Background: an optimization exercise with open tools, aiming at small area. Do not read the settings as production practice. For this run, only the layout was checked, not whether the RTL still works. No activity file was given, so power comes from the tool's default toggle rates.

**flow/design.v**
```verilog
`timescale 1ns / 1ps
module Max1270_Phy (
    clk           ,
    rst           ,
    oADCh0Data    ,
    oADCh1Data    ,
    oADCh2Data    ,
    oADCh3Data    ,
    oADCh4Data    ,
    oADCh5Data    ,
    oADCh6Data    ,
    oADCh7Data    ,
    I_MAX1270_MISO,
    O_MAX1270_SCK ,
    O_MAX1270_MOSI,
    O_MAX1270_CS  ,
    O_MAX1270_SHDN,
    I_MAX1270_SSTRB 
);
    input                     clk            ;
    input                     rst            ;
    output [11:0]             oADCh0Data     ;
    output [11:0]             oADCh1Data     ;
    output [11:0]             oADCh2Data     ;
    output [11:0]             oADCh3Data     ;
    output [11:0]             oADCh4Data     ;
    output [11:0]             oADCh5Data     ;
    output [11:0]             oADCh6Data     ;
    output [11:0]             oADCh7Data     ;
    input                     I_MAX1270_MISO ;
    output                    O_MAX1270_SCK  ;
    output                    O_MAX1270_MOSI ;
    output                    O_MAX1270_CS   ;
    output                    O_MAX1270_SHDN ;
    input                     I_MAX1270_SSTRB; 
    reg [11:0]                rADCh0Data;
    reg [11:0]                rADCh1Data;
    reg [11:0]                rADCh2Data;
    reg [11:0]                rADCh3Data;
    reg [11:0]                rADCh4Data;
    reg [11:0]                rADCh5Data;
    reg [11:0]                rADCh6Data;
    reg [11:0]                rADCh7Data;
    reg                       rMAX1270_SCK  ;
    reg                       rMAX1270_MOSI ;
    reg                       rMAX1270_CS   ;
    reg                       rMAX1270_SHDN ;
    reg [7:0]                 rSCKCnt;
    reg                       rSCKBps;
    reg [2:0]                 rMOSICnt;
    reg [2:0]                 rCHCnt;
    reg [7:0]                 rMOSIWaitCnt;
    always @(posedge clk) begin
        if (rst) begin
            rSCKBps <= 0;
            rSCKCnt <= 0;
            rMAX1270_SCK    <= 0;
        end else begin
            if (rSCKCnt <= 8'd49) begin 
                rMAX1270_SCK <= 0;
                rSCKCnt      <= rSCKCnt + 1;
                rSCKBps      <= 0;
            end else if ((rSCKCnt >= 8'd50) && (rSCKCnt < 8'd99)) begin
                rMAX1270_SCK <= 1 & (~rMAX1270_CS);
                rSCKCnt      <= rSCKCnt + 1;
                rSCKBps      <= 0;
            end else if (rSCKCnt == 8'd99) begin
                rMAX1270_SCK <= 1 & (~rMAX1270_CS);
                rSCKCnt      <= 0;
                rSCKBps      <= 1;
            end else begin
                rMAX1270_SCK <= rMAX1270_SCK;
                rSCKCnt      <= rSCKCnt + 1;
                rSCKBps      <= 0;
            end
        end
    end
    localparam MOSI_FSM_BIT = 4;
    localparam MOSI_RESET = 4'b0001;
    localparam MOSI_DATAO = 4'b0010; 
    localparam MOSI_WAIT  = 4'b0100; 
    reg     [MOSI_FSM_BIT-1:0]       rMOSI_cur_state ;
    always @(posedge clk) begin
        if (rst) begin
            rMAX1270_MOSI   <= 0;
            rMAX1270_CS     <= 1;
            rMAX1270_SHDN   <= 1;
            rMOSI_cur_state <= MOSI_RESET;
            rMOSICnt        <= 0;
            rMOSIWaitCnt    <= 0;
            rCHCnt          <= 0;
        end else begin
            if (rSCKBps) begin
                case (rMOSI_cur_state)
                    MOSI_RESET: begin
                        rMAX1270_MOSI   <= 0;
                        rMAX1270_CS     <= 1;
                        rMAX1270_SHDN   <= 1;
                        rMOSI_cur_state <= MOSI_DATAO;
                        rMOSICnt        <= 0;
                        rMOSIWaitCnt    <= 0;
                        rCHCnt          <= 0;
                    end
                    MOSI_DATAO: begin
                        rMAX1270_CS   <= 0;
                        rMAX1270_SHDN <= 1;
                        rMOSIWaitCnt  <= 0;
                        case (rMOSICnt)
                            3'b000 : begin rMAX1270_MOSI <= 1        ; rMOSI_cur_state <= MOSI_DATAO; end 
                            3'b001 : begin rMAX1270_MOSI <= rCHCnt[2]; rMOSI_cur_state <= MOSI_DATAO; end 
                            3'b010 : begin rMAX1270_MOSI <= rCHCnt[1]; rMOSI_cur_state <= MOSI_DATAO; end 
                            3'b011 : begin rMAX1270_MOSI <= rCHCnt[0]; rMOSI_cur_state <= MOSI_DATAO; end 
                            3'b100 : begin rMAX1270_MOSI <= 1        ; rMOSI_cur_state <= MOSI_DATAO; end 
                            3'b101 : begin rMAX1270_MOSI <= 1        ; rMOSI_cur_state <= MOSI_DATAO; end 
                            3'b110 : begin rMAX1270_MOSI <= 0        ; rMOSI_cur_state <= MOSI_DATAO; end 
                            3'b111 : begin rMAX1270_MOSI <= 1        ; rMOSI_cur_state <= MOSI_WAIT ; end 
                        endcase
                        rMOSICnt <= rMOSICnt + 1;
                    end
                    MOSI_WAIT: begin
                        rMAX1270_MOSI <= 0;
                        rMAX1270_SHDN <= 1;
                        rMOSICnt      <= 0;
                        if (rMOSIWaitCnt == 0) begin
                            rMAX1270_CS   <= 0;
                            rCHCnt          <= rCHCnt;
                            rMOSIWaitCnt    <= rMOSIWaitCnt + 1;
                            rMOSI_cur_state <= MOSI_WAIT;
                        end else if (rMOSIWaitCnt == 8'd9) begin
                            rMAX1270_CS   <= 0;
                            rCHCnt          <= rCHCnt + 1;
                            rMOSIWaitCnt    <= 0;
                            rMOSI_cur_state <= MOSI_DATAO;
                        end else begin
                            rMAX1270_CS   <= rMAX1270_CS;
                            rCHCnt          <= rCHCnt;
                            rMOSIWaitCnt    <= rMOSIWaitCnt + 1;
                            rMOSI_cur_state <= MOSI_WAIT;
                        end
                    end
                    default: begin
                        rMAX1270_MOSI   <= 0;
                        rMAX1270_CS     <= 1;
                        rMAX1270_SHDN   <= 1;
                        rCHCnt          <= 0;
                        rMOSI_cur_state <= MOSI_RESET;
                        rMOSICnt        <= 0;
                        rMOSIWaitCnt    <= 0;
                    end
                endcase
            end else begin
                rMOSI_cur_state <= rMOSI_cur_state;
            end
        end
    end
    reg [11:0]                      rDataSLR;
    reg [ 7:0]                      rMISOCnt;
    reg [2:0]                 rLastCHCnt;
    localparam MISO_FSM_BIT = 4;
    localparam MISO_RESET = 4'b0001;
    localparam MISO_DATAI = 4'b0010; 
    localparam MISO_WAIT  = 4'b0100; 
    reg     [MISO_FSM_BIT-1:0]       rMISO_cur_state ;
    always @(posedge clk) begin
        if (rst) begin
            rADCh0Data <= 12'd0;
            rADCh1Data <= 12'd0;
            rADCh2Data <= 12'd0;
            rADCh3Data <= 12'd0;
            rADCh4Data <= 12'd0;
            rADCh5Data <= 12'd0;
            rADCh6Data <= 12'd0;
            rADCh7Data <= 12'd0;
            rMISO_cur_state <= MISO_RESET;
            rDataSLR        <= 0;
            rMISOCnt        <= 0;
            rLastCHCnt      <= 0;
        end else begin
            if (rSCKBps) begin
                case (rMISO_cur_state)
                    MISO_RESET: begin
                        if (I_MAX1270_SSTRB) begin
                            rMISO_cur_state <= MISO_DATAI;
                            rLastCHCnt <= rCHCnt;
                        end else begin
                            rMISO_cur_state <= rMISO_cur_state;
                            rLastCHCnt <= rLastCHCnt;
                        end
                        rMISOCnt <= 0;
                        rDataSLR <= 0;
                    end
                    MISO_DATAI: begin
                        rLastCHCnt <= rLastCHCnt;
                        if (rMISOCnt == 8'd11) begin
                            case (rLastCHCnt)
                                3'b000 : begin rADCh0Data <= {rDataSLR[10:0], I_MAX1270_MISO}; rMISO_cur_state <= MISO_RESET; end 
                                3'b001 : begin rADCh1Data <= {rDataSLR[10:0], I_MAX1270_MISO}; rMISO_cur_state <= MISO_RESET; end 
                                3'b010 : begin rADCh2Data <= {rDataSLR[10:0], I_MAX1270_MISO}; rMISO_cur_state <= MISO_RESET; end 
                                3'b011 : begin rADCh3Data <= {rDataSLR[10:0], I_MAX1270_MISO}; rMISO_cur_state <= MISO_RESET; end 
                                3'b100 : begin rADCh4Data <= {rDataSLR[10:0], I_MAX1270_MISO}; rMISO_cur_state <= MISO_RESET; end 
                                3'b101 : begin rADCh5Data <= {rDataSLR[10:0], I_MAX1270_MISO}; rMISO_cur_state <= MISO_RESET; end 
                                3'b110 : begin rADCh6Data <= {rDataSLR[10:0], I_MAX1270_MISO}; rMISO_cur_state <= MISO_RESET; end 
                                3'b111 : begin rADCh7Data <= {rDataSLR[10:0], I_MAX1270_MISO}; rMISO_cur_state <= MISO_RESET; end 
                            endcase
                            rMISOCnt <= 0;
                        end else begin
                            rDataSLR <= {rDataSLR[10:0], I_MAX1270_MISO};
                            rMISOCnt <= rMISOCnt + 1;
                        end
                    end
                    default: begin
                        rADCh0Data <= 12'd0;
                        rADCh1Data <= 12'd0;
                        rADCh2Data <= 12'd0;
                        rADCh3Data <= 12'd0;
                        rADCh4Data <= 12'd0;
                        rADCh5Data <= 12'd0;
                        rADCh6Data <= 12'd0;
                        rADCh7Data <= 12'd0;
                        rMISO_cur_state <= MISO_RESET;
                        rDataSLR        <= 0;
                        rMISOCnt        <= 0;
                        rLastCHCnt      <= 0;
                    end
                endcase
            end else begin
                rMISO_cur_state <= rMISO_cur_state;
            end
        end
    end
    assign                    O_MAX1270_SCK  = rMAX1270_SCK  ;
    assign                    O_MAX1270_MOSI = rMAX1270_MOSI ;
    assign                    O_MAX1270_CS   = rMAX1270_CS   ;
    assign                    O_MAX1270_SHDN = rMAX1270_SHDN ;
    assign                    oADCh0Data = rADCh0Data;
    assign                    oADCh1Data = rADCh1Data;
    assign                    oADCh2Data = rADCh2Data;
    assign                    oADCh3Data = rADCh3Data;
    assign                    oADCh4Data = rADCh4Data;
    assign                    oADCh5Data = rADCh5Data;
    assign                    oADCh6Data = rADCh6Data;
    assign                    oADCh7Data = rADCh7Data;
endmodule
`timescale 1ns / 1ps
module Max1270_AXIL_Reg #
(
    parameter DATA_WIDTH = 32,
    parameter ADDR_WIDTH = 16,
    parameter STRB_WIDTH = (DATA_WIDTH/8),
    parameter PIPELINE_OUTPUT = 0
)
(
    input  wire                   clk,
    input  wire                   rst,
    input  wire [ADDR_WIDTH-1:0]  s_axil_awaddr ,
    input  wire [2:0]             s_axil_awprot ,
    input  wire                   s_axil_awvalid,
    output wire                   s_axil_awready,
    input  wire [DATA_WIDTH-1:0]  s_axil_wdata  ,
    input  wire [STRB_WIDTH-1:0]  s_axil_wstrb  ,
    input  wire                   s_axil_wvalid ,
    output wire                   s_axil_wready ,
    output wire [1:0]             s_axil_bresp  ,
    output wire                   s_axil_bvalid ,
    input  wire                   s_axil_bready ,
    input  wire [ADDR_WIDTH-1:0]  s_axil_araddr ,
    input  wire [2:0]             s_axil_arprot ,
    input  wire                   s_axil_arvalid,
    output wire                   s_axil_arready,
    output wire [DATA_WIDTH-1:0]  s_axil_rdata  ,
    output wire [1:0]             s_axil_rresp  ,
    output wire                   s_axil_rvalid ,
    input  wire                   s_axil_rready ,
    input wire [11:0]             iADCh0Data,
    input wire [11:0]             iADCh1Data,
    input wire [11:0]             iADCh2Data,
    input wire [11:0]             iADCh3Data,
    input wire [11:0]             iADCh4Data,
    input wire [11:0]             iADCh5Data,
    input wire [11:0]             iADCh6Data,
    input wire [11:0]             iADCh7Data
);
    reg [31:0]            rADCh0Ch1Data   ;
    reg [31:0]            rADCh2Ch3Data   ;
    reg [31:0]            rADCh4Ch5Data   ;
    reg [31:0]            rADCh6Ch7Data   ;
parameter VALID_ADDR_WIDTH = ADDR_WIDTH - $clog2(STRB_WIDTH);
parameter WORD_WIDTH = STRB_WIDTH;
parameter WORD_SIZE = DATA_WIDTH/WORD_WIDTH;
reg mem_wr_en;
reg mem_rd_en;
reg s_axil_awready_reg, s_axil_awready_next;
reg s_axil_wready_reg, s_axil_wready_next;
reg s_axil_bvalid_reg, s_axil_bvalid_next;
reg s_axil_arready_reg, s_axil_arready_next;
reg [DATA_WIDTH-1:0] s_axil_rdata_reg, s_axil_rdata_next;
reg s_axil_rvalid_reg, s_axil_rvalid_next;
reg [DATA_WIDTH-1:0] s_axil_rdata_pipe_reg;
reg s_axil_rvalid_pipe_reg;
wire [VALID_ADDR_WIDTH-1:0] s_axil_awaddr_valid = s_axil_awaddr >> (ADDR_WIDTH - VALID_ADDR_WIDTH);
wire [VALID_ADDR_WIDTH-1:0] s_axil_araddr_valid = s_axil_araddr >> (ADDR_WIDTH - VALID_ADDR_WIDTH);
assign s_axil_awready = s_axil_awready_reg;
assign s_axil_wready = s_axil_wready_reg;
assign s_axil_bresp = 2'b00;
assign s_axil_bvalid = s_axil_bvalid_reg;
assign s_axil_arready = s_axil_arready_reg;
assign s_axil_rdata = PIPELINE_OUTPUT ? s_axil_rdata_pipe_reg : s_axil_rdata_reg;
assign s_axil_rresp = 2'b00;
assign s_axil_rvalid = PIPELINE_OUTPUT ? s_axil_rvalid_pipe_reg : s_axil_rvalid_reg;
always @* begin
    mem_wr_en = 1'b0;
    s_axil_awready_next = 1'b0;
    s_axil_wready_next = 1'b0;
    s_axil_bvalid_next = s_axil_bvalid_reg && !s_axil_bready;
    if (s_axil_awvalid && s_axil_wvalid && (!s_axil_bvalid || s_axil_bready) && (!s_axil_awready && !s_axil_wready)) begin
        s_axil_awready_next = 1'b1;
        s_axil_wready_next = 1'b1;
        s_axil_bvalid_next = 1'b1;
        mem_wr_en = 1'b1;
    end
end
always @(posedge clk) begin
    if (rst) begin
        s_axil_awready_reg <= 1'b0;
        s_axil_wready_reg <= 1'b0;
        s_axil_bvalid_reg <= 1'b0;
    end else begin
        s_axil_awready_reg <= s_axil_awready_next;
        s_axil_wready_reg <= s_axil_wready_next;
        s_axil_bvalid_reg <= s_axil_bvalid_next;
    end
end
always @* begin
    mem_rd_en = 1'b0;
    s_axil_arready_next = 1'b0;
    s_axil_rvalid_next = s_axil_rvalid_reg && !(s_axil_rready || (PIPELINE_OUTPUT && !s_axil_rvalid_pipe_reg));
    if (s_axil_arvalid && (!s_axil_rvalid || s_axil_rready || (PIPELINE_OUTPUT && !s_axil_rvalid_pipe_reg)) && (!s_axil_arready)) begin
        s_axil_arready_next = 1'b1;
        s_axil_rvalid_next = 1'b1;
        mem_rd_en = 1'b1;
    end
end
always @(posedge clk) begin
    if (rst) begin
        s_axil_arready_reg <= 1'b0;
        s_axil_rvalid_reg <= 1'b0;
        s_axil_rvalid_pipe_reg <= 1'b0;
    end else begin
        s_axil_arready_reg <= s_axil_arready_next;
        s_axil_rvalid_reg <= s_axil_rvalid_next;
        if (!s_axil_rvalid_pipe_reg || s_axil_rready) begin
            s_axil_rvalid_pipe_reg <= s_axil_rvalid_reg;
        end
    end
    if (mem_rd_en) begin
        if (s_axil_araddr_valid[7:0] == 8'd0) begin
            s_axil_rdata_reg <= rADCh0Ch1Data;
        end else if (s_axil_araddr_valid[7:0] == 8'd1) begin
            s_axil_rdata_reg <= rADCh2Ch3Data;
        end else if (s_axil_araddr_valid[7:0] == 8'd2) begin
            s_axil_rdata_reg <= rADCh4Ch5Data;
        end else if (s_axil_araddr_valid[7:0] == 8'd3) begin
            s_axil_rdata_reg <= rADCh6Ch7Data;
        end else begin
            s_axil_rdata_reg <= 0;
        end
    end
    if (!s_axil_rvalid_pipe_reg || s_axil_rready) begin
        s_axil_rdata_pipe_reg <= s_axil_rdata_reg;
    end
end
always @(posedge clk) begin
    rADCh0Ch1Data <= {{4{iADCh0Data[11]}},iADCh0Data,{4{iADCh1Data[11]}},iADCh1Data};
    rADCh2Ch3Data <= {{4{iADCh2Data[11]}},iADCh2Data,{4{iADCh3Data[11]}},iADCh3Data};
    rADCh4Ch5Data <= {{4{iADCh4Data[11]}},iADCh4Data,{4{iADCh5Data[11]}},iADCh5Data};
    rADCh6Ch7Data <= {{4{iADCh6Data[11]}},iADCh6Data,{4{iADCh7Data[11]}},iADCh7Data};
end
endmodule
`timescale 1ns / 1ps
module Max1270_Top #
(
    parameter AXIL_ADDR_WIDTH      = 32,
    parameter AXIL_DATA_WIDTH      = 32,
    parameter AXIL_STRB_WIDTH      = AXIL_DATA_WIDTH/8
)
(
    input  wire                   s_axil_clk    ,
    input  wire                   s_axil_rst    ,
    input  wire [AXIL_ADDR_WIDTH-1:0]  s_axil_awaddr ,
    input  wire [2:0]             s_axil_awprot ,
    input  wire                   s_axil_awvalid,
    output wire                   s_axil_awready,
    input  wire [AXIL_DATA_WIDTH-1:0]  s_axil_wdata  ,
    input  wire [AXIL_STRB_WIDTH-1:0]  s_axil_wstrb  ,
    input  wire                   s_axil_wvalid ,
    output wire                   s_axil_wready ,
    output wire [1:0]             s_axil_bresp  ,
    output wire                   s_axil_bvalid ,
    input  wire                   s_axil_bready ,
    input  wire [AXIL_ADDR_WIDTH-1:0]  s_axil_araddr ,
    input  wire [2:0]             s_axil_arprot ,
    input  wire                   s_axil_arvalid,
    output wire                   s_axil_arready,
    output wire [AXIL_DATA_WIDTH-1:0]  s_axil_rdata  ,
    output wire [1:0]             s_axil_rresp  ,
    output wire                   s_axil_rvalid ,
    input  wire                   s_axil_rready ,
    input                         I_MAX1270_MISO,
    output                        O_MAX1270_SCK ,
    output                        O_MAX1270_MOSI,
    output                        O_MAX1270_CS  ,
    output                        O_MAX1270_SHDN,
    input                         I_MAX1270_SSTRB
);
    wire [11:0]             wADCh0Data     ;
    wire [11:0]             wADCh1Data     ;
    wire [11:0]             wADCh2Data     ;
    wire [11:0]             wADCh3Data     ;
    wire [11:0]             wADCh4Data     ;
    wire [11:0]             wADCh5Data     ;
    wire [11:0]             wADCh6Data     ;
    wire [11:0]             wADCh7Data     ;
    Max1270_Phy inst_Max1270_Phy
        (
            .clk             (s_axil_clk),
            .rst             (~s_axil_rst),
            .oADCh0Data      (wADCh0Data),
            .oADCh1Data      (wADCh1Data),
            .oADCh2Data      (wADCh2Data),
            .oADCh3Data      (wADCh3Data),
            .oADCh4Data      (wADCh4Data),
            .oADCh5Data      (wADCh5Data),
            .oADCh6Data      (wADCh6Data),
            .oADCh7Data      (wADCh7Data),
            .I_MAX1270_MISO  (I_MAX1270_MISO),
            .O_MAX1270_SCK   (O_MAX1270_SCK),
            .O_MAX1270_MOSI  (O_MAX1270_MOSI),
            .O_MAX1270_CS    (O_MAX1270_CS),
            .O_MAX1270_SHDN  (O_MAX1270_SHDN),
            .I_MAX1270_SSTRB (I_MAX1270_SSTRB)
        );
    Max1270_AXIL_Reg #(
            .DATA_WIDTH(AXIL_DATA_WIDTH),
            .ADDR_WIDTH(AXIL_ADDR_WIDTH),
            .PIPELINE_OUTPUT(0)
        ) inst_Max1270_AXIL_Reg (
            .clk            (s_axil_clk),
            .rst            (~s_axil_rst),
            .s_axil_awaddr  (s_axil_awaddr),
            .s_axil_awprot  (s_axil_awprot),
            .s_axil_awvalid (s_axil_awvalid),
            .s_axil_awready (s_axil_awready),
            .s_axil_wdata   (s_axil_wdata),
            .s_axil_wstrb   (s_axil_wstrb),
            .s_axil_wvalid  (s_axil_wvalid),
            .s_axil_wready  (s_axil_wready),
            .s_axil_bresp   (s_axil_bresp),
            .s_axil_bvalid  (s_axil_bvalid),
            .s_axil_bready  (s_axil_bready),
            .s_axil_araddr  (s_axil_araddr),
            .s_axil_arprot  (s_axil_arprot),
            .s_axil_arvalid (s_axil_arvalid),
            .s_axil_arready (s_axil_arready),
            .s_axil_rdata   (s_axil_rdata),
            .s_axil_rresp   (s_axil_rresp),
            .s_axil_rvalid  (s_axil_rvalid),
            .s_axil_rready  (s_axil_rready),
            .iADCh0Data     (wADCh0Data),
            .iADCh1Data     (wADCh1Data),
            .iADCh2Data     (wADCh2Data),
            .iADCh3Data     (wADCh3Data),
            .iADCh4Data     (wADCh4Data),
            .iADCh5Data     (wADCh5Data),
            .iADCh6Data     (wADCh6Data),
            .iADCh7Data     (wADCh7Data)
        );
endmodule
```
**flow/run.sh**
```bash
#!/bin/bash
# synth_recipe.tcl (not shown) runs the flow's synth.tcl, then flattens the netlist and writes it again
# the make line also repeats each setting of config.mk as NAME=value (left out here)
make -C /OpenROAD-flow-scripts/flow DESIGN_CONFIG=/design/flow/config.mk WORK_HOME=/design/flow/orfs CLKGATE_MAP_FILE= SYNTH_SCRIPT=/design/flow/synth_recipe.tcl finish
```
**flow/config.mk**
```make
export PLATFORM = sky130hd
export DESIGN_NAME = Max1270_Top
export DESIGN_NICKNAME = Max1270_Top
export VERILOG_FILES = /design/flow/design.v
export SDC_FILE = /design/flow/constraint.sdc
export NUM_CORES = 4
export LEC_CHECK = 0
export CAP_MARGIN = 20
export CORE_MARGIN = 2
export CORE_UTILIZATION = 40
export SLEW_MARGIN = 20
```
**flow/constraint.sdc**
```tcl
create_clock -name core_clock -period 5.0 [get_ports {s_axil_clk}]
set_input_delay 1.0000 -clock core_clock [delete_from_list [all_inputs] [get_ports {s_axil_clk}]]
set_output_delay 1.0000 -clock core_clock [all_outputs]
set_load 0.01 [all_outputs]
```
hierarchy.png
Drawn at 2 px/um.
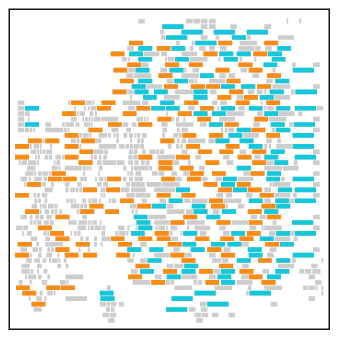
cyan -> inst_Max1270_AXIL_Reg  # placed flops 124
orange -> inst_Max1270_Phy  # placed flops 149
Die Area: 0.0254 mm^2
Final Non-Filler Cells: 1160

cell_classes.png
Drawn at 2 px/um.
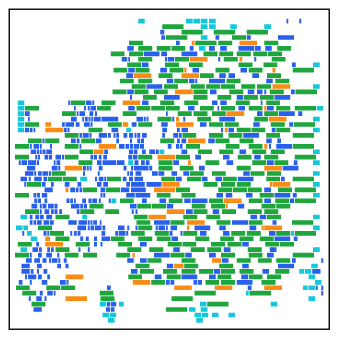
blue -> all other logic  # cells 450, share of their area 33%
orange -> clock drivers and dummy loads  # cells 52, share of their area 8.5%
green -> flip-flops  # cells 273, share of their area 53%
cyan -> other buffers and delay cells  # cells 66, share of their area 5.8%

==> impl_metrics.csv <==
group,metric,value,unit
synthesis,yosysWarnings,2,
floorplan,fp-row-count,56,
cells_and_area,drive_above_1_share,0.126,
placement,hpwl,11.9,mm
status,status,"timing/DRC/antenna clean",
min_path,hp-class,"flop to flop",
timing,slew_viol_final,0,
routing,wl_met2,9.24,mm
power_and_ir_drop,pwr_density_cell,392,mW/mm^2
worst_setup_path,crit_chain,"ha_1 -> or4b_1 -> nor3b_2 -> nand2_1 -> mux2i_1",
timing,finalHoldViolCount,0,
clocking,clk_latency,0.53,ns
routing,avgRoutedWirePerCell,17.1,um
synthesis,synth_top_area_cell,"dfxtp_1",
clocking,cts_tree,"done",
routing,highest_layer,"met4",
clocking,postCtsSetupRepairBufs,0,
clocking,clk_path_buf_depth,3,
cells_and_area,antennaDiodeCount,0,
grt,grt.overflow.total,0,
routing,drtPass1Iterations,5,
grt,first_global_vias,6029,
cells_and_area,synthToLayoutAreaGrowth,16.4,%
timing,setup_tns,0,ns
timing,setup_ws,2.14,ns
clocking,cts_buffers,28,
grt,grt_use_total,0.156,
synthesis,synth_seq_cells,273,
synthesis,synth_area,0.00964,mm^2
synthesis,synthSimpleGateAreaFrac,0.113,
job,drv_cap,0,
power_and_ir_drop,pwr-share-clk,0.464,
worst_setup_path,critPathMaxFanout,11,
cells_and_area,multi_input_area,0.00354,mm^2
timing,period_needed,2.86,ns
floorplan,core-area,0.0235,mm^2
timing,setup_viol,0,
clocking,cts_sinks,273,
grt,grt_pass1_wl,32.2,mm
routing,drt-initial-drc-count,258,
power_and_ir_drop,peakVddDrop,0.000241,V
synthesis,synth.distinct_cells,62,
synthesis,synthFlopType,"dfxtp_1",
synthesis,yosysTopAreaCellShare,0.517,
routing,wl,19.8,mm
power_and_ir_drop,swShare,0.208,
timing,rsz0062_at_grt,"false",
synthesis,ys_seq_area_frac,0.592,
routing,ant_nets,0,
worst_setup_path,cpMaxStageDelayCell,"nor3b_2",
synthesis,synth_top_family_by_area,"compound AO/OA/AOI/OAI gates",
placement,dp_slack,1.98,ns
cells_and_area,fillers,2144,
placement,place_congestion,0.825,
power_and_ir_drop,power.leakage,4.13,nW
worst_setup_path,critPathRequiredTime,5.40,ns
routing,wl_met3,940,um
synthesis,synth-edff-count,24,
synthesis,synth_most_common_cell,"dfxtp_1",
clocking,cts.repair.resized,0,
placement,port_buffers,56,
timing,clock.fmax,0.350,GHz
clocking,cts_max_level,1,
cells_and_area,layout.nets,947,
synthesis,synthArstFlopShare,0,
synthesis,synth_cells,793,
routing,drt-met1-wl,9.27,mm
cells_and_area,seq_area,0.00571,mm^2
floorplan,die_x,159,um
routing,avgViaCountPerCell,5.32,
clocking,cts.reportedPaths.clkPinSlew,0.07,ns
timing,skew,0.0150,ns
worst_setup_path,crit_path_start_kind,"flop",
routing,post-route-drc-count,0,
worst_setup_path,slowest_delay,0.96,ns
grt,antenna_found_initial,0,
power_and_ir_drop,power.internal,3.48,mW
power_and_ir_drop,comb_power_share,0.030,
timing,max_slew_margin,0.276,
timing,fin_crit_sh,0.572,
gate_families.png
Drawn at 4 px/um.
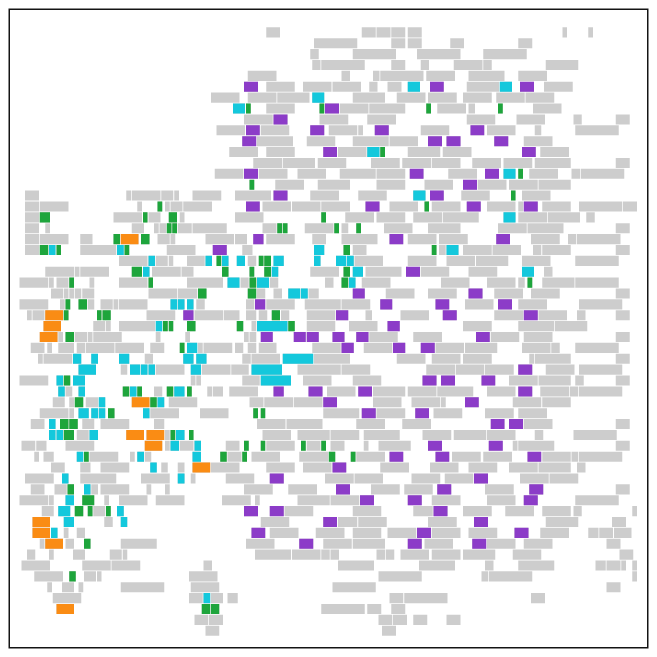
cyan -> inverting AOI/OAI gates  # cells 81, most used a21oi_1
green -> NAND gates  # cells 88, most used nand2_1
purple -> AND-OR and OR-AND gates  # cells 89, most used a32o_1
orange -> adder and majority cells  # cells 13, most used ha_1

## layer usage
metal | global-route usage | vias to the layer above
met5 | 0 | -
met4 | 0.0405 | 0
met3 | 0.0266 | 29
met2 | 0.260 | 135
met1 | 0.211 | 3018
li1 | - | 2990
## power by group through the flow
stage	combinational, mW	sequential (mW)	clock [mW]
global route	0.141	2.23	2.18
detailed placement	0.133	2.27	0
CTS	0.133	2.23	2.08
global placement	0.133	2.27	0
finish	0.130	2.23	2.04
floorplan	0.0686	2.28	0
## metrics by stage
step	power, mW	hold slack [ns]	std cells	cell area (um^2)	util
2_1_floorplan	2.35	0.324	796	9660	-
3_3_place_gp	2.41	0.329	1108	10300	0.438
3_5_place_dp	2.41	0.332	1108	10300	0.438
4_1_cts	4.44	0.343	1160	11200	0.477
5_1_grt	4.55	0.352	1160	11200	0.477
6_report	4.40	0.338	1160	11200	0.477
## worst paths after layout
path | from | end | slack, ns | depth (start not counted)
worst max register to register | inst_Max1270_Phy.rMISOCnt[0] | inst_Max1270_Phy.rADCh6Data[1] | 2.14 | 5
worst min register to register | inst_Max1270_Phy.rADCh6Data[2] | inst_Max1270_AXIL_Reg.rADCh6Ch7Data[18] | 0.34 | 0
worst min-delay path | inst_Max1270_Phy.rADCh6Data[2] | inst_Max1270_AXIL_Reg.rADCh6Ch7Data[18] | 0.34 | 0
worst max-delay path | inst_Max1270_Phy.rMISOCnt[0] | inst_Max1270_Phy.rADCh6Data[1] | 2.14 | 5
## final cells by class
class	instances	share of cell area
flip-flops and latches	273	0.508
clock inverters	15	0.0118
inverters	9	0.00301
multi-input cells	441	0.315
repair buffers	66	0.0557
clock buffers	37	0.0700
well taps	319	0.0356
## critical path, delay by kind of cell (launching register included)
kind / cells / cell delay (ns)
AND/OR/NAND/NOR: 3 / 1.94
flip-flops: 1 / 0.37
adder cells (fa/ha/maj): 1 / 0.23
multiplexers: 1 / 0.18
## layout by cell type, fill, tap and decap left out, types with 13 or more instances in the layout
master           Yosys  final
dfxtp_1            249    249
a32o_1              63     63
mux4_2              24     24
a21oi_1             21     21
edfxtp_1            24     24
o21ai_0             17     17
ha_1                13     13
nor2_1              41     40
clkbuf_16            0     29
nand3_1             20     20
nand2_1             48     48
and3_1              28     28
clkdlybuf4s50_1      0     54

==> separate check: timing with driven ports <==
No port has a modelled driver above. Below, the same layout with a new extraction and two added sets of constraints. Step 1 sets driving cells, clkbuf_16 on the clock port and buf_2 on the other inputs (assumed; they add their load-dependent delay and slew). Step 2 also shifts input and output timing later by t, the mid clock arrival at the registers, as if the neighbouring blocks saw the same clock. Slacks: ideal ports / drivers / drivers and shift; pairs: ideal ports / drivers.
shift t [ns]: 0.566
slack for setup (ns): 2.141 / 2.141 / 1.949
worst data-port slew with drivers (ns): 0.05
After both steps setup and hold are still met in this run. For this run, drivers alone change the setup slack by 0.000 ns; drivers and shift together by -0.192 ns.
